What follows belongs to an exercise in optimizing a design on an open flow for small area; a production flow would make more cautious choices. RTL that was checked went through simulation tests only; none was proved equivalent to the original. Not every run is shown, and edits may drop behaviour that the tests do not exercise. For run 2, only the layout was checked, not whether the RTL still works.

**Run 1: M1 wires**

Scale: 4 px per um. Supply wires on this layer in gray.
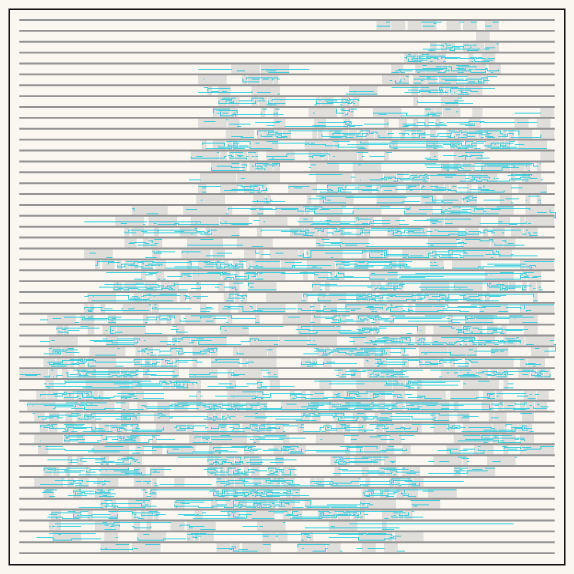
**Run 1: M2 wires**

Scale: 3 px per um.
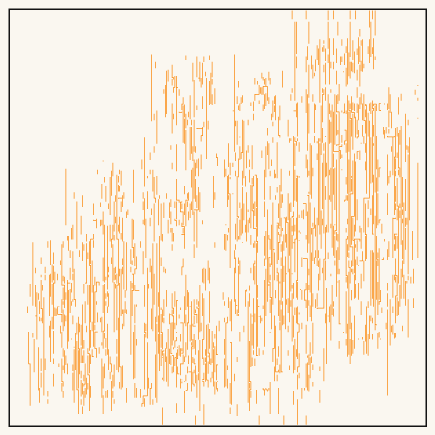
**Run 1: metal 3**

Scale: 4 px per um.
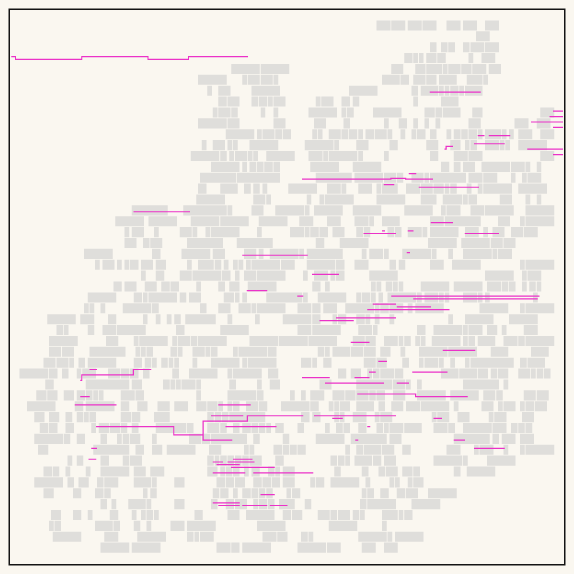
$ cat constraint.sdc
create_clock -name core_clock -period 10.0 [get_ports {clk}]
set_input_delay 2.0000 -clock core_clock [delete_from_list [all_inputs] [get_ports {clk}]]
set_output_delay 2.0000 -clock core_clock [all_outputs]
set_load 0.01 [all_outputs]
$ cat config.mk
export PLATFORM = sky130hd
export DESIGN_NAME = DHT22
export DESIGN_NICKNAME = DHT22
export VERILOG_FILES = /design/flow/design.v
export SDC_FILE = /design/flow/constraint.sdc
export NUM_CORES = 4
export LEC_CHECK = 0
export CAP_MARGIN = 20
export CORE_MARGIN = 2
export CORE_UTILIZATION = 40
export SLEW_MARGIN = 20
$ cat design.v
`timescale 1ns / 1ps
module seven_seg(
 input CLK100MHZ, CPU_RESETN,
 input [15:0] RH_Value, 
 input [15:0] Temp_Value,
 output CA,CB,CC,CD,CE,CF,CG,DP, 
 output [7:0] AN
 );
reg [19:0]count; 
reg [3:0] SW_Choose;
reg [7:0] AN_Choose;  
reg [6:0] Num_Choose;  
always @ (posedge CLK100MHZ)
 begin
  if (CPU_RESETN)
   count <= 0;
  else
   count <= count + 1;
 end
always @ (*)
 begin
  case(count[19:17])  
   3'b000 :   
    begin
     SW_Choose = {RH_Value[3],RH_Value[2],RH_Value[1],RH_Value[0]};
     AN_Choose = 8'b11111110;
    end
   3'b001:   
    begin
     SW_Choose = {RH_Value[7],RH_Value[6],RH_Value[5],RH_Value[4]};
     AN_Choose = 8'b11111101;
    end
   3'b010:   
    begin
     SW_Choose = {RH_Value[11],RH_Value[10],RH_Value[9],RH_Value[8]};
     AN_Choose = 8'b11111011;
    end
   3'b011:   
    begin
     SW_Choose = {RH_Value[15],RH_Value[14],RH_Value[13],RH_Value[12]};
     AN_Choose =8'b11110111;
    end
     3'b100 :   
     begin
      SW_Choose = {Temp_Value[3],Temp_Value[2],Temp_Value[1],Temp_Value[0]};
      AN_Choose = 8'b11101111;
     end
    3'b101:   
     begin
      SW_Choose = {Temp_Value[7],Temp_Value[6],Temp_Value[5],Temp_Value[4]};
      AN_Choose = 8'b11011111;
     end
    3'b110:   
     begin
      SW_Choose = {Temp_Value[11],Temp_Value[10],Temp_Value[9],Temp_Value[8]};
      AN_Choose = 8'b10111111;
     end
    3'b111:   
     begin
      SW_Choose = {Temp_Value[15],Temp_Value[14],Temp_Value[13],Temp_Value[12]};
      AN_Choose = 8'b01111111;
     end
  endcase
 end
always @ (*)
 begin
 if (AN_Choose == 8'b01111111)
   case(SW_Choose)
   0:       Num_Choose = 7'b0000001;
   1:       Num_Choose = 7'b1001111;
   2:       Num_Choose = 7'b0010010;
   3:       Num_Choose = 7'b0000110;
   4:       Num_Choose = 7'b1001100;
   5:       Num_Choose = 7'b0100100;
   6:       Num_Choose = 7'b0100000;
   7:       Num_Choose = 7'b0001111;
   default: Num_Choose = 7'b1111110;
 endcase
 else
  case(SW_Choose)
    0:       Num_Choose = 7'b0000001;
    1:       Num_Choose = 7'b1001111;
    2:       Num_Choose = 7'b0010010;
    3:       Num_Choose = 7'b0000110;
    4:       Num_Choose = 7'b1001100;
    5:       Num_Choose = 7'b0100100;
    6:       Num_Choose = 7'b0100000;
    7:       Num_Choose = 7'b0001111;
    8:       Num_Choose = 7'b0000000;
    9:       Num_Choose = 7'b0001100;
    10:      Num_Choose = 7'b0001000;
    11:      Num_Choose = 7'b1100000;
    12:      Num_Choose = 7'b0110001;
    13:      Num_Choose = 7'b1000010;
    14:      Num_Choose = 7'b0110000;
    default: Num_Choose = 7'b0111000;
  endcase
 end
assign {CG, CF, CE, CD, CC, CB, CA} = Num_Choose;
assign AN = AN_Choose;
assign DP = 1'b1;
endmodule
`timescale 1ns / 1ps
module DHT22(
input clk,
input rst,
input dht_in,
output dht_out,
output LED16_G,
output LED16_R,
output LED16_B,
output CA,CB,CC,CD,CE,CF,CG,DP,
output [7:0] AN
);
reg JA3in;
reg JA3out;
reg LEDR;
reg LEDG;
reg LEDB;
reg [7:0] state;
reg [31:0] count;
reg [39:0] dataBits;
reg [7:0] bitCount;
reg dataReady;
     seven_seg SSEG(
     .CLK100MHZ(clk),
     .CPU_RESETN(rst),
     .RH_Value(dataBits[39:24]),
     .Temp_Value(dataBits[23:8]),
     .CA(CA), .CB(CB), .CC(CC), .CD(CD), .CE(CE), .CF(CF), .CG(CG), .DP(DP),
     .AN(AN)
     );
assign dht_out = JA3out ? 1'b1: 1'b0;
assign LED16_R = LEDR;
assign LED16_G = LEDG;
assign LED16_B = LEDB;
always @(posedge clk) begin
	if (rst)
		JA3in <= 1'b0;
	else
		JA3in <= dht_in;
end
always @(posedge clk) begin
  if (rst) begin
	LEDR <= 1'b0;
	LEDG <= 1'b0;
	LEDB <= 1'b0;
	JA3out <= 1'b0;
	state <= 8'd0;
	count <= 32'd0;
	dataBits <= 40'd0;
	bitCount <= 8'd40;
	dataReady <= 1'b0;
  end else begin
	if(count > 32'd1000000) begin
		count <= 32'h0;
		state <= 8'h00;
	end
	case (state)
		8'h00: begin  
			if(count < 32'd100000) begin
				count <= count + 1;
				end
			else begin
				count <= 0;
				state <= 8'h01;
				end
			end
		8'h01: begin 	 
			if( count < 32'd1617 ) begin
			     LEDB <= 1'b0;
			     LEDR <= 1'b0;
			     LEDG <= 1'b0;
				count <= count + 1;
				JA3out <= 1'b1;
				end
			else begin
				count <= 0;
                JA3out <= 1'b0;
				state <= 8'h02;
				end
			end
		8'h02: begin  
			if (JA3in) begin
					count <= 0;
					state <= 8'h03;  
				end
			else
				count <= count +1;
			end
		8'h03: begin  
			if (~JA3in) begin
					count <= 0;
					state <= 8'h04;  
				end
			else
				count <= count +1;
			end
		8'h04: begin  
			if(JA3in) begin
                LEDB <= 1'b1;
				count <= 0;
				state <= 8'h05;
				dataReady <= 1'b0;
				bitCount <= 0;
				end
			else begin
				count <= count +1;
				end
			end
		8'h05: begin  
			if (~JA3in) begin  
				LEDB <= 1'b0;
				LEDR <= 1'b1;
				count <= 0;
				state <= 8'h06;
				end
			else count <= count +1;
			end
		8'h06: begin
			if (JA3in) begin  
				state <= 8'h07;
				count <= 0;
				end
			else count <= count +1;
			end
		8'h07: begin  
			if (JA3in) begin
				count <= count +1;
				end
			else begin
				state <= 8'h08;
				end
			end
		8'h08: begin  
			if (count > 5) begin
				count <= 0;
				dataBits[8'd39 - bitCount] <= 1'b1;
				bitCount <= bitCount + 1;
				state <= 8'h09;
				end
			else begin
				count <= 0;
				dataBits[8'd39 - bitCount] <= 1'b0;
                bitCount <= bitCount + 1;
				state <= 8'h09;
			end
			end
		8'h09: begin
			if(bitCount < 40) begin
				state <= 8'h05;
				end
			else begin
				dataReady <= 1'b1;
				state <= 8'h0a;
				end
			end
		8'h0a: begin  
			if(JA3in) begin
			     if (dataBits[39:32] + dataBits[31:24] + dataBits[23:16] + dataBits[15:8] == dataBits[7:0]) begin
				    LEDR <= 1'b0;
				    LEDG <= 1'b1;
				    state <= 8'h00;
				    count <= 0;
				 end
				 else begin
				 state <= 8'h00;
                 count <= 0;
                 end
             end
			else count <= count +1;
			end
		default: begin
			count <= 0;
			state <= 8'h00;
			end
	endcase
  end
end
endmodule
$ cat run.sh
#!/bin/bash
# synth_recipe.tcl (not shown) runs the flow's synth.tcl, then flattens the netlist and writes it again
# the make line also repeats each setting of config.mk as NAME=value (left out here)
make -C /OpenROAD-flow-scripts/flow DESIGN_CONFIG=/design/flow/config.mk WORK_HOME=/design/flow/orfs CLKGATE_MAP_FILE= SYNTH_SCRIPT=/design/flow/synth_recipe.tcl finish
==> results.yml, run 1 <==
critical_path:
  worstSetupPathType: "reg -> out"
  endpoint_kind: "output pin"
  arrival_ps: 3720
  critical_path.max_fanout: 15
  crit_path_start_kind: "register"
placed_design:
  preCtsSetupSlack_ps: 4750
  port_buffers: 21
  post_dp_cell_area_um2: 7530
  hpwlAfterDp_um: 12400
clocking:
  clk_pin_slew_worst_paths_ps: 60
  postCtsResizedCells: 0
  h-tree-depth: 4
  cts_setup_buffers: 0
  cts.sinks: 113
  holdBufCountCts: 0
  cts_made_buffers: 17
floorplan:
  floorplan.rows: 49
  die_height_um: 138
  start_util: 0.406
  io_pins: 23
  core_area_um2: 17800
  fp.dieW_um: 138
  die-area_um2: 19200
finish:
  drive_above_1_share: 0.0657
  nets: 923
  fill_cells: 1740
  post-route-util: 0.456
  seq_area_um2: 2260
  final_cell_mix: "113 x dfxtp_1, 113 x nand2_1, 86 x nor2_1, 48 x mux2i_1, 42 x nand3_1"
  final_cell_count_no_fill: 1127
  multi_input_area_um2: 4600
  areaGrowthSynthToFinish_pct: 12.5
grt:
  busiest_layer: "met2"
  grt_pass1_vias: 5837
  grt_util_all_layers: 0.185
  grt_max_degree: 46
  grt_use_met3: 0.0409
synth:
  async_flop_share: 0
  syn_avg_cell_area_um2: 8.12
  synthCells: 891
  synth-simple-area-share: 0.274
  synth-warning-count: 2
  synth_flop_cell: "dfxtp_1"
  yosysSeqAreaShare: 0.313
  synth-compound-area-share: 0.133
  synthDistinctLibCells: 80
  synth_xor_area_frac: 0.0750
  syn_area_um2: 7240
  synth_edf_count: 0
drt:
  wl_met2_um: 8240
  routed_wirelength_um: 17600
  met3_length_um: 679
  drc: 0
  top_layer: "met4"
  wire_per_inst_um: 15.6
  m1WireLength_um: 8360
sta:
  drv_slew: 0
  layout_setup_ws_ps: 4280
  finalClockSkew_ps: 9.71
  setup_viol: 0
  whs_ps: 453
  hold_violations: 0
  period_needed_ps: 5720
  tns_ps: 0
  maxSlewHeadroom: 0.286
  rsz0062_at_grt: "false"
status:
  status: "no timing/DRC/antenna violations"
worst_hold_path:
  hp-class: "reg -> reg"
-- 'M1 wires' (at the start) --
main direction: horizontal
share of all routed wire: 48%
nets with wire on the layer: 853
longest straight run: 40.9 um
wire length on this layer: 8360 um

-- 'M2 wires' (at the start) --
wire length on this layer: 8240 um
longest straight run: 47.6 um
nets with wire on the layer: 744
share of all routed wire: 47%
main direction: vertical

-- 'metal 3' (at the start) --
longest straight run: 36.8 um
share of all routed wire: 3.9%

[run 1: critical path, stage by stage, from the launching register on]
cell	delay (ps)
dfxtp_1	610
mux2_2	390
a221oi_1	250
a21oi_1	90
o22ai_1	480
ha_1	260
or3b_2	440
a21oi_1	160
a31o_2	120
clkdlybuf4s50_1	520
[run 1: final timing paths]
kind	cells after the start	start	to	slack, ps
max reg2reg	12	register	LEDG$_SDFFE_PP0P_	6140
min	1	SSEG.count[0]$_SDFF_PP0_	SSEG.count[0]$_SDFF_PP0_	450
min reg2reg	1	SSEG.count[0]$_SDFF_PP0_	SSEG.count[0]$_SDFF_PP0_	450
max	9	SSEG.count[19]$_SDFF_PP0_	CA	4280
[run 1: synth_stat cells, types with 3 or more instances]
cell      count  area share
nand4_1      20       0.017
a211oi_1      8      0.0083
a221o_1       4      0.0055
o22ai_1       6      0.0052
nor3_1       33       0.023
mux2_2        6      0.0093
and2_1        9      0.0078
xor2_1       27       0.033
nand3_1      42       0.029
inv_1        28       0.015
nor4_1        7      0.0061
a22o_1        3      0.0036
nor2_1       86       0.045
a32o_1        3      0.0042
a21o_1        5      0.0052
mux2i_1      48       0.066
a21oi_1      31       0.021
buf_6         3      0.0047
o211ai_1      6      0.0062
buf_2         8      0.0055
xnor2_1      35       0.042
fa_1         14       0.039
a31oi_1       6      0.0052
o21ai_0      34       0.024
nand2_1     113       0.059
nor2b_1      12       0.010
or4_1         7      0.0073
buf_4         4      0.0042
ha_1         21       0.036
clkbuf_1     38       0.020
nand2b_1     12       0.010
nor4b_1       4      0.0048
a221oi_1      3      0.0036
and3_1       20       0.017
and4_1        7      0.0085
o21a_1        3      0.0031
dfxtp_1     113        0.31
or3_1         5      0.0043
[run 1: cell type report]
cell class / count / area share
Multi-Input combinational cell: 694 / 0.565
Sequential cell: 113 / 0.278
Clock buffer: 22 / 0.0558
Tap cell: 229 / 0.0352
Timing Repair Buffer: 28 / 0.0323
Clock inverter: 10 / 0.0195
Inverter: 31 / 0.0143
--- run 2 (changed files replaced; the others as in run 1) ---
==> design.v <==
`timescale 1ns / 1ps
module seven_seg(
 input CLK100MHZ, CPU_RESETN,
 input [15:0] RH_Value,
 input [15:0] Temp_Value,
 output CA,CB,CC,CD,CE,CF,CG,DP,
 output [7:0] AN
 );
localparam [16:0] POL = 17'b01010101010101010;
reg  [16:0] sr;       
reg  [2:0]  dig;      
wire [16:0] x = sr ^ POL;
wire        low0 = (x[15:0] == 16'd0);
wire        fb = x[16] ^ x[13] ^ low0;
wire        wrap = low0 & x[16];       
always @(posedge CLK100MHZ) begin
  if (CPU_RESETN) begin
    sr  <= POL;
    dig <= 3'd0;
  end else begin
    sr  <= {x[15:0], fb} ^ POL;
    if (wrap) dig <= dig + 3'd1;
  end
end
wire [31:0] v = {Temp_Value, RH_Value};
wire [3:0] SW_Choose = v[dig*4 +: 4];
wire [7:0] AN_Choose = ~(8'd1 << dig);
reg  [6:0] Num_Choose;
always @(*) begin
  if (dig == 3'd7 && SW_Choose[3])
    Num_Choose = 7'b1111110;
  else
    case (SW_Choose)
      4'd0:    Num_Choose = 7'b0000001;
      4'd1:    Num_Choose = 7'b1001111;
      4'd2:    Num_Choose = 7'b0010010;
      4'd3:    Num_Choose = 7'b0000110;
      4'd4:    Num_Choose = 7'b1001100;
      4'd5:    Num_Choose = 7'b0100100;
      4'd6:    Num_Choose = 7'b0100000;
      4'd7:    Num_Choose = 7'b0001111;
      4'd8:    Num_Choose = 7'b0000000;
      4'd9:    Num_Choose = 7'b0001100;
      4'd10:   Num_Choose = 7'b0001000;
      4'd11:   Num_Choose = 7'b1100000;
      4'd12:   Num_Choose = 7'b0110001;
      4'd13:   Num_Choose = 7'b1000010;
      4'd14:   Num_Choose = 7'b0110000;
      default: Num_Choose = 7'b0111000;
    endcase
end
assign {CG, CF, CE, CD, CC, CB, CA} = Num_Choose;
assign AN = AN_Choose;
assign DP = 1'b1;
endmodule
`timescale 1ns / 1ps
module DHT22(
input clk,
input rst,
input dht_in,
output dht_out,
output LED16_G,
output LED16_R,
output LED16_B,
output CA,CB,CC,CD,CE,CF,CG,DP,
output [7:0] AN
);
localparam [19:0] M_AT5    = 20'h00030, V_AT5    = 20'h00020;  
localparam [19:0] M_AT1617 = 20'h122ce, V_AT1617 = 20'h00246;  
localparam [19:0] M_AT100K = 20'heef77, V_AT100K = 20'he0123;  
localparam [19:0] M_FS     = 20'hfffff, V_FS     = 20'h0b298;  
localparam [3:0]
  S0  = 4'd0,   
  S1A = 4'd1,   
  S1B = 4'd2,   
  S2  = 4'd3,
  S3  = 4'd4,
  S4  = 4'd5,
  S5  = 4'd6,
  S6  = 4'd7,
  S7A = 4'd8,   
  S7B = 4'd9,   
  S8A = 4'd10,  
  S8B = 4'd11,  
  S9  = 4'd12,
  S10 = 4'd13,
  S0X = 4'd14;  
reg JA3in;
reg LEDR;
reg LEDG;
reg LEDB;
reg [3:0] state;
reg [19:0] cnt;
reg [39:0] dataBits;
reg [5:0] bitCount;
seven_seg SSEG(
  .CLK100MHZ(clk),
  .CPU_RESETN(rst),
  .RH_Value(dataBits[39:24]),
  .Temp_Value(dataBits[23:8]),
  .CA(CA), .CB(CB), .CC(CC), .CD(CD), .CE(CE), .CF(CF), .CG(CG), .DP(DP),
  .AN(AN)
);
assign dht_out = (state == S1B);
assign LED16_R = LEDR;
assign LED16_G = LEDG;
assign LED16_B = LEDB;
wire at5    = ((cnt & M_AT5)    == V_AT5);
wire at1617 = ((cnt & M_AT1617) == V_AT1617);
wire at100k = ((cnt & M_AT100K) == V_AT100K);
wire fs     = ((cnt & M_FS)     == V_FS);
wire ok = (dataBits[39:32] + dataBits[31:24] + dataBits[23:16] + dataBits[15:8] == dataBits[7:0]);
wire done40 = bitCount[5] & bitCount[3];
reg [3:0] nstate;
reg adv;
always @(*) begin
  nstate = state;
  adv = 1'b0;
  case (state)
    S0:  if (at100k) nstate = S1A; else adv = 1'b1;
    S0X: nstate = S1A;
    S1A: begin nstate = S1B; adv = 1'b1; end
    S1B: if (at1617) nstate = S2; else adv = 1'b1;
    S2:  if (JA3in)  nstate = S3; else begin adv = 1'b1; if (fs) nstate = S0X; end
    S3:  if (~JA3in) nstate = S4; else begin adv = 1'b1; if (fs) nstate = S0X; end
    S4:  if (JA3in)  nstate = S5; else begin adv = 1'b1; if (fs) nstate = S0X; end
    S5:  if (~JA3in) nstate = S6; else begin adv = 1'b1; if (fs) nstate = S0X; end
    S6:  if (JA3in)  nstate = S7A; else begin adv = 1'b1; if (fs) nstate = S0X; end
    S7A: if (JA3in) begin adv = 1'b1; if (at5) nstate = S7B; end else nstate = S8A;
    S7B: if (JA3in) begin adv = 1'b1; if (fs) nstate = S0X; end else nstate = fs ? S8A : S8B;
    S8A: nstate = S9;
    S8B: nstate = S9;
    S9:  nstate = done40 ? S10 : S5;
    S10: if (JA3in)  nstate = S0; else begin adv = 1'b1; if (fs) nstate = S0X; end
    default: nstate = S0;
  endcase
end
always @(posedge clk) begin
  JA3in <= dht_in;
end
always @(posedge clk) begin
  if (rst) begin
    state <= S0;
    cnt <= 20'd0;
  end else begin
    state <= nstate;
    cnt <= adv ? {~cnt[18:0], cnt[19] ^ cnt[16]} : 20'd0;
  end
end
always @(posedge clk) begin
  if (rst) begin
    LEDR <= 1'b0;
    LEDG <= 1'b0;
    LEDB <= 1'b0;
  end else begin
    if (state == S1A) begin
      LEDR <= 1'b0;
      LEDG <= 1'b0;
      LEDB <= 1'b0;
    end
    if (state == S4 && JA3in) LEDB <= 1'b1;
    if (state == S5 && ~JA3in) begin
      LEDB <= 1'b0;
      LEDR <= 1'b1;
    end
    if (state == S10 && JA3in && ok) begin
      LEDR <= 1'b0;
      LEDG <= 1'b1;
    end
  end
end
always @(posedge clk) begin
  if (state == S4)
    bitCount <= 6'd0;
  else if (state == S8A || state == S8B)
    bitCount <= bitCount + 6'd1;
end
integer i;
always @(posedge clk) begin
  if (rst)
    dataBits <= 40'd0;
  else if (state == S8A || state == S8B)
    for (i = 0; i < 40; i = i + 1)
      if (bitCount == 39 - i) dataBits[i] <= (state == S8B);
end
endmodule
**Run 2: routing congestion**

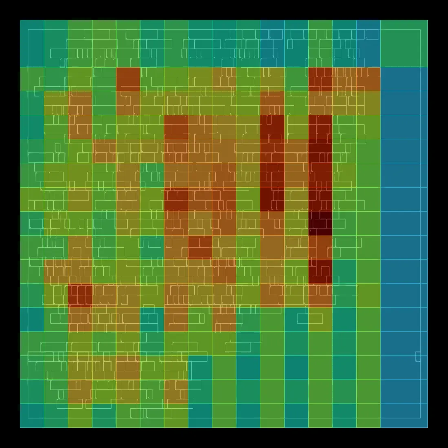
wire length per cell: 15.3 um
post-layout util: 0.453
met2 global-route usage: 0.274
global-route usage over all layers: 0.177

**Run 2: M4 wires**

Scale: 6 px per um. Supply wires on this layer in gray.
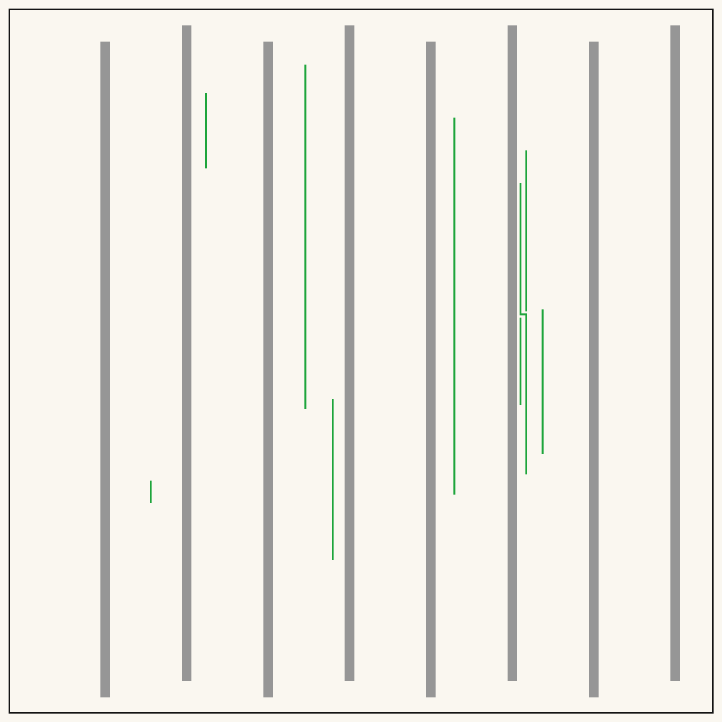
longest straight run: 62.6 um
wire length on this layer: 276 um

==> run 2 against run 1 <==
Compared with the run above: register-to-register slack improved by 350 ps; routed wire length is 35% lower; non-clock buffer count is 3 lower; worst hold slack worse by 74 ps; critical endpoint is now CG.
==> results.yml, run 2 <==
finish:
  multi_input_area_um2: 2980
  biggestRegsByFlops: "dataBits (40), cnt (20), SSEG.sr (17)"
  nets: 606
  largest_register_ffs: 40
  fill_cells: 1215
  drive_above_1_share: 0.0613
  seq_area_um2: 1880
  areaGrowthSynthToFinish_pct: 11.5
  top_register: "dataBits"
  final_cell_mix: "95 x nor2_1, 94 x dfxtp_1, 42 x mux2i_1, 40 x nand2_1, 32 x nand3_1"
clocking:
  cts_made_buffers: 9
  postCtsResizedCells: 0
  h-tree-depth: 3
  cts_setup_buffers: 0
  cts_root_buffer: "clkbuf_16"
  holdBufCountCts: 0
  clk_pin_slew_worst_paths_ps: 70
  cts.sinks: 94
  clk_latency_ps: 350
synth:
  synth.largest_area_cell: "dfxtp_1"
  synth-warning-count: 2
  synth_top_area_frac: 0.368
  synth_edf_count: 0
  synthMuxAreaShare: 0.123
  synthTopCellsByCount: "95 x nor2_1, 94 x dfxtp_1, 42 x mux2i_1, 40 x nand2_1, 33 x clkbuf_1"
  synth_xor_area_frac: 0.0448
  async_flop_share: 0
  syn_area_um2: 5110
  synthCells: 570
  synth_area_leaders: "dfxtp_1 37%, mux2i_1 8.2%, nor2_1 7.0%"
  synth.most_common_cell: "nor2_1"
  synth-compound-area-share: 0.0877
  synth_seq_cells: 94
  synth-simple-area-share: 0.215
  yosysSeqAreaShare: 0.368
  synth_flop_cell: "dfxtp_1"
  syn_avg_cell_area_um2: 8.96
  synthDistinctLibCells: 61
grt:
  grt_max_degree: 60
  grt_pass1_vias: 3683
sta:
  rsz0062_at_grt: "false"
  tns_ps: 0
  finalClockSkew_ps: 6.80
  period_needed_ps: 5380
  drv_slew: 0
  maxSlewHeadroom: 0.254
  hold_violations: 0
  min_period_over_period: 0.538
  setup_viol: 0
  maxClockFrequency_ghz: 0.186
  worst_pin_slew_ps: 1110
drt:
  drc: 0
  routed_wirelength_um: 11400
  vias: 3974
critical_path:
  setup.worst_path.start: "SSEG.dig[0]$_SDFFE_PP0P_"
  crit_path_start_kind: "register"
  rr_startpoint: "dataBits[9]$_SDFFE_PP0P_"
  worstSetupPathType: "reg -> out"
  arrival_ps: 3380
  critical_path.max_fanout: 15
  crit_end: "CG"
  endpoint_kind: "output pin"
  reg2reg_slack_ps: 6490
  worst_r2r_endpoint: "LEDG$_SDFFE_PP0P_"
  rr_worst_depth: 11
placed_design:
  hpwlAfterDp_um: 8040
  port_buffers: 21
floorplan:
  die-area_um2: 13700
  core_area_um2: 12600
  die_height_um: 117
  fp.dieW_um: 117
  floorplan.rows: 41
  start_util: 0.407
  io_pins: 23
run:
  maxCapViolations: 0
status:
  status: "no timing/DRC/antenna violations"
worst_hold_path:
  hp-class: "reg -> reg"
**Run 2: metal 3**

Scale: 4 px per um.
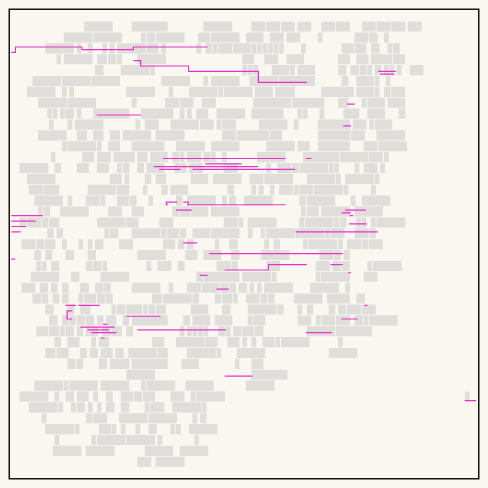
longest straight run: 33.1 um
share of all routed wire: 3.9%
nets with wire on the layer: 32

[run 2: cell count changes after synthesis, moves of 8 or more]
cell | previous run | this run
a21oi_1 | 31 | 20
and3_1 | 20 | 3
dfxtp_1 | 113 | 94
nand2_1 | 113 | 40
nand3_1 | 42 | 32
nand4_1 | 20 | 12
nor2_1 | 86 | 95
nor3_1 | 33 | 11
o21ai_0 | 34 | 11
xnor2_1 | 35 | 18
xor2_1 | 27 | 3
[run 2: how the worst min path moves through the flow]
stage / start / to / slack, ps / cells past startpoint
final: SSEG.sr[4]$_SDFF_PP0_ / SSEG.sr[5]$_SDFF_PP1_ / 380 / 1
after CTS: SSEG.sr[4]$_SDFF_PP0_ / SSEG.sr[5]$_SDFF_PP1_ / 380 / 1
after global routing: SSEG.sr[4]$_SDFF_PP0_ / SSEG.sr[5]$_SDFF_PP1_ / 390 / 1
after detailed placement: SSEG.sr[12]$_SDFF_PP0_ / SSEG.sr[13]$_SDFF_PP1_ / 370 / 1
after floorplan: SSEG.sr[0]$_SDFF_PP0_ / SSEG.sr[1]$_SDFF_PP1_ / 350 / 1
after global placement: SSEG.sr[10]$_SDFF_PP0_ / SSEG.sr[11]$_SDFF_PP1_ / 360 / 1
[run 2: metal layers]
metal,wire length (um),vias up,track usage
li1,-,1950,-
met1,5450,1926,0.243
met2,5230,76,0.274
met3,449,22,0.0345
met4,275,0,0.0706
met5,0,-,0
[run 2: critical path, stage by stage, from the launching register on]
cell,delay (ps)
dfxtp_1,690
mux4_1,640
mux2i_2,560
nor2_1,150
a2111oi_2,390
clkdlybuf4s50_1,590
[run 2: per-stage QoR]
step | instance area, um2 | utilization | std cells | setup WS (ps) | hold slack (ps)
6_report | 5700 | 0.453 | 743 | 4620 | 378
5_1_grt | 5700 | 0.453 | 743 | 4370 | 391
4_1_cts | 5700 | 0.453 | 743 | 4590 | 381
3_5_place_dp | 5400 | 0.429 | 727 | 4990 | 369
3_3_place_gp | 5400 | 0.429 | 727 | 5090 | 360
2_1_floorplan | 5110 | - | 570 | 5880 | 352
[run 2: cell type report]
type,instances,area share
timing repair buffer,25,0.0413
clock inverter,6,0.0108
clock buffer,10,0.0419
tap,172,0.0378
multi-input combinational,412,0.522
inverter,24,0.0158
sequential,94,0.330
--- run 3 (diff from run 2) ---
--- a/design.v
+++ b/design.v
@@ -109,7 +109,26 @@
 wire at1617 = ((cnt & M_AT1617) == V_AT1617);
 wire at100k = ((cnt & M_AT100K) == V_AT100K);
 wire fs     = ((cnt & M_FS)     == V_FS);
-wire ok = (dataBits[39:32] + dataBits[31:24] + dataBits[23:16] + dataBits[15:8] == dataBits[7:0]);
+reg [7:0] csum;
+wire wr = (state == S8A) | (state == S8B);
+wire cbit = wr & ((state == S8B) ^ bitCount[5]);
+wire [7:0] cpos;
+wire [7:0] cc;
+genvar g;
+generate
+  for (g = 0; g < 8; g = g + 1) begin : ck
+    assign cpos[g] = (bitCount[2:0] == 7 - g);
+    if (g == 0) assign cc[g] = cbit & cpos[g];
+    else        assign cc[g] = (cbit & cpos[g]) | (csum[g-1] & cc[g-1]);
+  end
+endgenerate
+always @(posedge clk) begin
+  if (state == S4)
+    csum <= 8'd0;
+  else
+    csum <= csum ^ cc;
+end
+wire ok = &csum;
 wire done40 = bitCount[5] & bitCount[3];
 reg [3:0] nstate;
 reg adv;
==> config.mk (replaced) <==
export PLATFORM = sky130hd
export DESIGN_NAME = DHT22
export DESIGN_NICKNAME = DHT22
export VERILOG_FILES = /design/flow/design.v
export SDC_FILE = /design/flow/constraint.sdc
export NUM_CORES = 4
export LEC_CHECK = 0
export CAP_MARGIN = 0
export CORE_MARGIN = 2
export CORE_UTILIZATION = 60
export CTS_BUF_LIST = sky130_fd_sc_hd__clkbuf_4 sky130_fd_sc_hd__clkbuf_8
export SLEW_MARGIN = 0
**Run 3: metal 3**

Scale: 6 px per um.
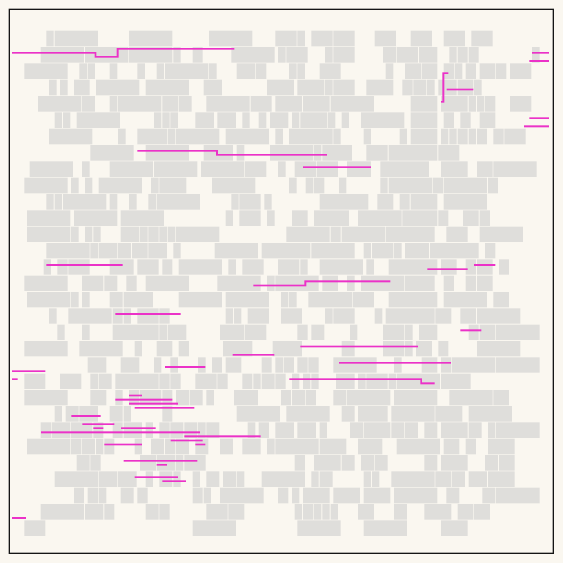
main direction: horizontal
longest straight run: 26.2 um
share of all routed wire: 3.9%

**Run 3: M2 wires**

Scale: 4 px per um.
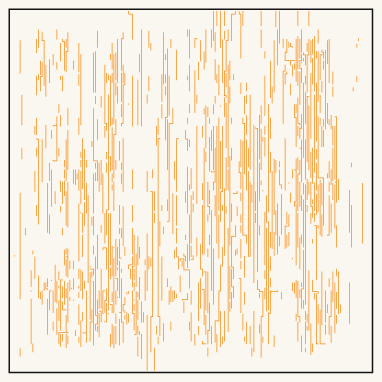
main direction: vertical
longest straight run: 44.5 um
share of all routed wire: 48%

==> run 3 against run 2 <==
Compared with the run above: still clean on timing, DRC and antenna; worst hold slack better by 9.9 ps; global-route usage up 6.2 points; critical path depth up 2; routed wire length down 18%; via count down 13%; area after synthesis down 12%; synthesized cell count down 12%; register-to-register slack worse by 600 ps; clock-buffer cell count down 1; largest cell class unchanged; highest routed layer unchanged.
==> results.yml, run 3 <==
status:
  status: "no timing/DRC/antenna violations"
finish:
  areaGrowthSynthToFinish_pct: 9.13
  largest_register_ffs: 32
  drive_above_1_share: 0.0650
  final_cell_mix: "94 x dfxtp_1, 71 x nor2_1, 46 x nand2_1, 37 x a21oi_1, 25 x ha_1"
worst_hold_path:
  hp-class: "reg -> reg"
clocking:
  cts.sinks: 94
  cts_setup_buffers: 0
  clk_latency_ps: 370
  cts_made_buffers: 9
  cts_root_buffer: "clkbuf_8"
  clk_pin_slew_worst_paths_ps: 110
  h-tree-depth: 3
synth:
  synth_flop_cell: "dfxtp_1"
  synthTopCellsByCount: "94 x dfxtp_1, 71 x nor2_1, 46 x nand2_1, 37 x a21oi_1, 25 x ha_1"
  synth.most_common_cell: "dfxtp_1"
  syn_area_um2: 4480
  synthCells: 501
  synth_top_area_frac: 0.420
  yosysSeqAreaShare: 0.420
  synthDistinctLibCells: 57
  synth_area_leaders: "dfxtp_1 42%, ha_1 7.0%, nor2_1 5.9%"
  syn_avg_cell_area_um2: 8.95
  synth_edf_count: 0
  synth_seq_cells: 94
floorplan:
  floorplan.rows: 31
  core_area_um2: 7250
  start_util: 0.618
  die_height_um: 90.4
  fp.dieW_um: 90.4
  io_pins: 23
  die-area_um2: 8180
critical_path:
  endpoint_kind: "output pin"
  path_delay_family: "multiplexers"
  timing.critical_path.cells: "mux4_2, mux2i_1, inv_1, ha_1, o32ai_1, nor3_1, clkdlybuf4s50_1"
  cp_slowest_cell: "dfxtp_1"
  arrival_ps: 3350
  crit_path_start_kind: "register"
  worstSetupPathType: "reg -> out"
  max_stage_delay_ps: 720
  path_buf_inv: 2
drt:
  vias: 3459
  drc: 0
sta:
  min_period_over_period: 0.535
  rsz0062_at_grt: "false"
  tns_ps: 0
  finalClockSkew_ps: 13.1
  maxClockFrequency_ghz: 0.187
  maxSlewHeadroom: 0.276
  period_needed_ps: 5350
  whs_ps: 388
  setup_viol: 0
  drv_slew: 0
placed_design:
  hpwlAfterDp_um: 6490
  port_buffers: 21
run:
  maxCapViolations: 0
grt:
  grt_pass1_vias: 3317
**Run 3: M1 wires**

Scale: 8 px per um. Supply wires on this layer in gray.
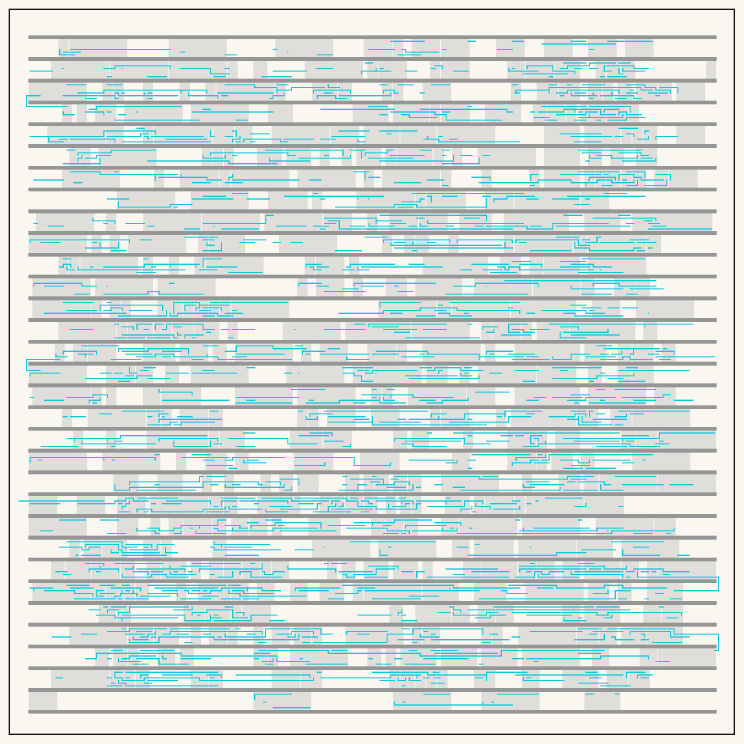
main direction: horizontal
wire length on this layer: 4420 um
share of all routed wire: 48%
nets with wire on the layer: 492
longest straight run: 21.6 um

## run 3: cell types whose count changed after synthesis, sizes merged, moves of 6 or more
cell,previous run,this run
a211oi,3,18
a21oi,20,37
clkbuf,33,22
fa,14,0
inv,23,17
mux2i,43,22
nand2,40,46
nand3,32,6
nand4,12,5
nor2,95,71
nor2b,10,17
nor3,11,18
xnor2,18,6
## run 3: worst paths after layout
| check | from | slack [ps] | cells past startpoint | end |
|---|---|---|---|---|
| setup / recovery | SSEG.dig[0]$_SDFFE_PP0P_ | 4650 | 7 | CG |
| hold / removal | SSEG.sr[6]$_SDFF_PP0_ | 390 | 1 | SSEG.sr[7]$_SDFF_PP1_ |
| setup reg to reg | state[2]$_SDFFE_PP0P_ | 5890 | 19 | csum[7]$_SDFF_PP0_ |
| hold reg to reg | SSEG.sr[6]$_SDFF_PP0_ | 390 | 1 | SSEG.sr[7]$_SDFF_PP1_ |
## run 3: layer usage
| metal | global-route usage | vias up | wire (um) |
|---|---|---|---|
| met5 | 0 | - | 0 |
| met3 | 0.0559 | 4 | 366 |
| met4 | 0.0615 | 0 | 72 |
| li1 | - | 1765 | - |
| met2 | 0.399 | 75 | 4440 |
| met1 | 0.312 | 1615 | 4420 |
## run 3: kinds of logic (layout without fill, tap and decap cells)
kind of cell / after synthesis / after routing / share of synthesized area
AOI/OAI and AO/OA: 98 / 98 / 0.144
xor gates and xnor gates: 8 / 8 / 0.0156
adders and majority gates: 25 / 25 / 0.0698
buffers and inverters: 49 / 56 / 0.0447
DFF: 94 / 94 / 0.420
muxes: 32 / 32 / 0.0971
other: 1 / 1 / 0.000836
and+or+nand+nor: 194 / 194 / 0.208
## run 3: layout make-up
cell class,count,area (um2)
multi-input cells,358,2400
fillers,618,2360
flip-flops and latches,94,1880
repair buffers,22,213
clock buffers,9,124
well taps,99,124
clock inverters,7,81.3
inverters,18,67.6
## run 3: per-stage QoR
step,cells,setup slack (ps),cell area [um2],util
floorplan,501,5840,4480,-
global placement,591,5180,4690,0.646
detailed placement,591,5050,4690,0.646
CTS,607,4650,4890,0.674
global route,607,4380,4890,0.674
finish,607,4650,4890,0.674
--- run 4 (diff from run 3) ---
--- a/config.mk
+++ b/config.mk
@@ -7,6 +7,6 @@
 export LEC_CHECK = 0
 export CAP_MARGIN = 0
 export CORE_MARGIN = 2
-export CORE_UTILIZATION = 60
-export CTS_BUF_LIST = sky130_fd_sc_hd__clkbuf_4 sky130_fd_sc_hd__clkbuf_8
+export CORE_UTILIZATION = 40
+export CTS_BUF_LIST = sky130_fd_sc_hd__clkbuf_8
 export SLEW_MARGIN = 0
**Run 4: M4 wires**

Scale: 6 px per um. Supply wires on this layer in gray.
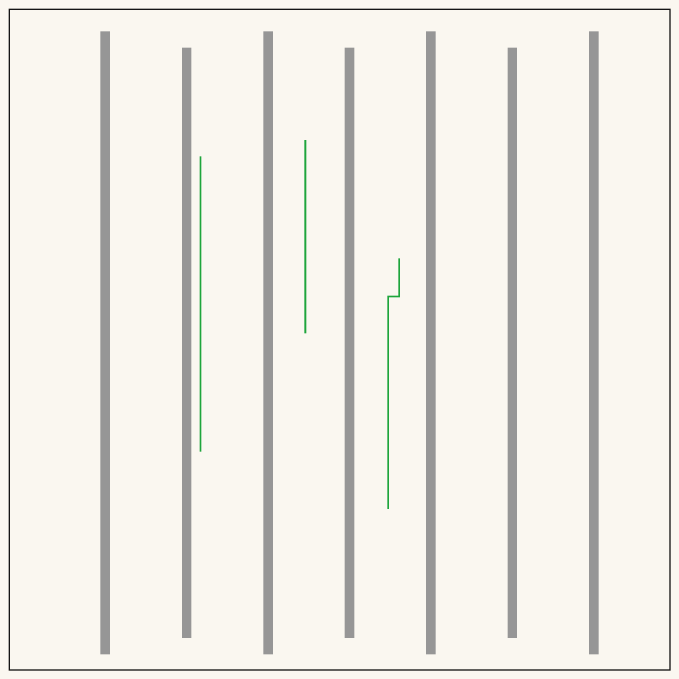
longest straight run: 49.0 um
main direction: vertical
wire length on this layer: 124 um
nets with wire on the layer: 2
share of all routed wire: 1.4%

**Run 4: metal 3**

Scale: 4 px per um.
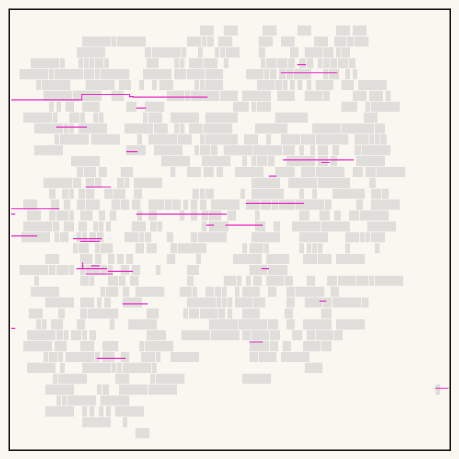
wire length on this layer: 228 um
nets with wire on the layer: 22
share of all routed wire: 2.5%
main direction: horizontal
longest straight run: 22.3 um

==> run 4 against run 3 <==
Compared with the run above: still clean on timing, DRC and antenna; area after synthesis stayed put; die area is 48% higher; clock skew is 4.7 ps higher; cell count is 6.6% higher; critical path type unchanged; largest cell class unchanged.
==> results.yml, run 4 <==
clocking:
  cts_setup_buffers: 0
  h-tree-depth: 3
  clk_pin_slew_worst_paths_ps: 110
  postCtsResizedCells: 0
  cts_made_buffers: 9
  cts.sinks: 94
grt:
  use_met1: 0.229
  grt_pass1_vias: 3191
  grt_use_met2: 0.259
  busiest_layer: "met2"
finish:
  top_register: "dataBits"
  fill_cells: 1031
  largest_register_ffs: 32
  drive_above_1_share: 0.0651
  final_cell_mix: "94 x dfxtp_1, 71 x nor2_1, 46 x nand2_1, 37 x a21oi_1, 25 x ha_1"
  final_cell_count_no_fill: 647
sta:
  tns_ps: 0
  hold_violations: 0
  layout_setup_ws_ps: 4660
  period_needed_ps: 5340
  drv_slew: 0
  rsz0062_at_grt: "false"
  worst_pin_slew_ps: 1060
  finalClockSkew_ps: 17.8
  min_period_over_period: 0.534
floorplan:
  core_area_um2: 10900
  die-area_um2: 12100
  start_util: 0.412
  io_pins: 23
drt:
  wire_per_inst_um: 14.2
  vias: 3439
  drc: 0
  routed_wirelength_um: 9200
synth:
  synth_top_area_frac: 0.420
  synthCells: 501
  syn_area_um2: 4480
  synth_edf_count: 0
  synth_seq_cells: 94
  synth.most_common_cell: "dfxtp_1"
  synthDistinctLibCells: 57
  synthTopCellsByCount: "94 x dfxtp_1, 71 x nor2_1, 46 x nand2_1, 37 x a21oi_1, 25 x ha_1"
  yosysSeqAreaShare: 0.420
  synth.largest_area_cell: "dfxtp_1"
  async_flop_share: 0
  synth_flop_cell: "dfxtp_1"
placed_design:
  dp_cells: 631
  hpwlAfterDp_um: 6470
status:
  status: "no timing/DRC/antenna violations"
critical_path:
  endpoint_kind: "output pin"
  critical_path.max_fanout: 11
**Run 4: M2 wires**

Scale: 3 px per um.
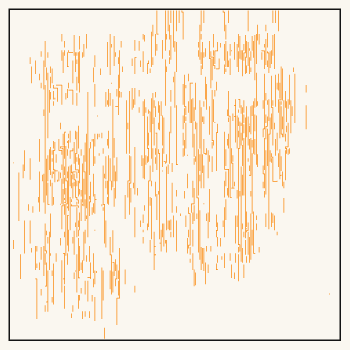
wire length on this layer: 4320 um
longest straight run: 48.3 um
main direction: vertical
nets with wire on the layer: 428

[run 4: cell counts after synthesis]
Identical to the previous run, type by type.
[run 4: cell families after synthesis]
logic type                 synth area share
other                              0.000836
xor gates and xnor gates             0.0156
DFF                                   0.420
AOI/OAI and AO/OA                     0.144
adders and majority gates            0.0698
and+or+nand+nor                       0.208
muxes                                0.0971
buffers and inverters                0.0447
[run 4: worst max-delay path: stages, from the launching register on]
cell             delay, ps
dfxtp_1                730
mux4_2                 580
mux2i_1                380
inv_1                  170
ha_1                   280
a211oi_1               240
a311oi_1                90
clkdlybuf4s50_1        490
[run 4: path summary, 6_finish.rpt]
kind / depth (start not counted) / slack, ps / to / from
max: 7 / 4660 / CD / SSEG.dig[0]$_SDFFE_PP0P_
min: 1 / 390 / SSEG.sr[9]$_SDFF_PP1_ / SSEG.sr[8]$_SDFF_PP0_
max reg2reg: 19 / 5830 / csum[7]$_SDFF_PP0_ / state[2]$_SDFFE_PP0P_
min reg2reg: 1 / 390 / SSEG.sr[9]$_SDFF_PP1_ / SSEG.sr[8]$_SDFF_PP0_
[run 4: layer usage]
metal,vias up,wire length [um]
li1,1754,-
met3,10,228
met4,0,124
met5,-,0
met2,48,4320
met1,1627,4520
[run 4: layout make-up]
| class | instances | area [um2] | area share |
|---|---|---|---|
| sequential | 94 | 1880 | 0.382 |
| inverter | 18 | 67.6 | 0.0137 |
| multi-input combinational | 358 | 2410 | 0.488 |
| tap | 140 | 175 | 0.0356 |
| clock inverter | 7 | 66.3 | 0.0135 |
| timing repair buffer | 21 | 205 | 0.0417 |
| clock buffer | 9 | 124 | 0.0251 |
[run 4: metrics by stage]
| step | hold WS (ps) | cell area, um2 |
|---|---|---|
| finish | 389 | 4930 |
| global placement | 365 | 4740 |
| detailed placement | 365 | 4740 |
| floorplan | 352 | 4480 |
| CTS | 392 | 4930 |
| global route | 405 | 4930 |

## Gallery

Routing congestion.
panel A
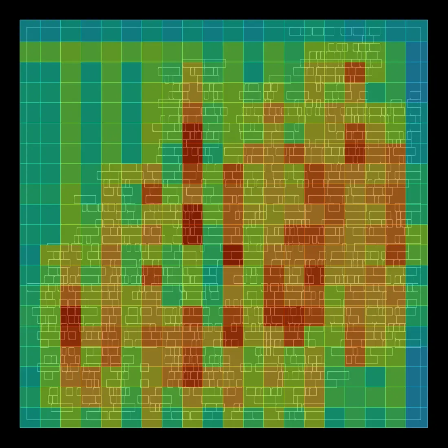
panel B
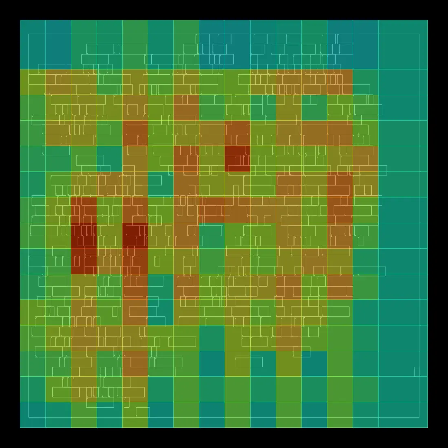
panel C
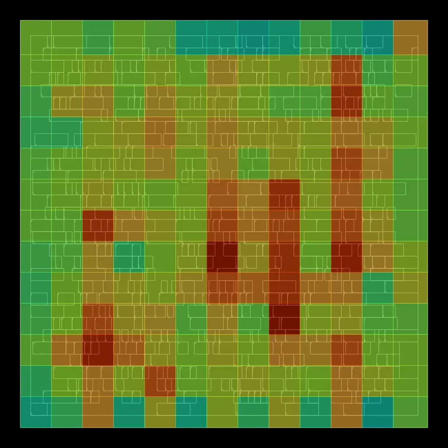
- panel A = run 1
- panel B = run 4
- panel C = run 3
Of these, highest track usage: panel C
Of these, highest utilization: panel C

## re-timing with driven ports
No port has a modelled driver above. Below, the same layouts with a new extraction and two added sets of constraints. Step 1, drivers: a clkbuf_16 drives clk and a buf_2 each remaining input, both assumed. Step 2 moves the port delays by t, midway between the first and last clock arrival at a register: inputs arrive t later, outputs are due t later. That takes back most of the time a late clock gives input paths. Three values: ideal, step 1, step 2; two values: the first two.
run	t (ns)	setup WS [ns]	worst hold slack (ns)	worst setup path after step 2	pins driven straight from the clock port
run 1	0.457	4.277 / 4.234 / 4.691	0.453 / 0.453 / 0.453	register to output	1
run 2	0.393	4.621 / 4.578 / 4.971	0.378 / 0.378 / 0.378	register to output	1
run 3	0.396	4.650 / 4.615 / 5.011	0.388 / 0.388 / 0.388	register to output	1
run 4	0.395	4.660 / 4.627 / 5.022	0.389 / 0.389 / 0.389	register to output	1
After both steps every run listed still meets setup and hold.
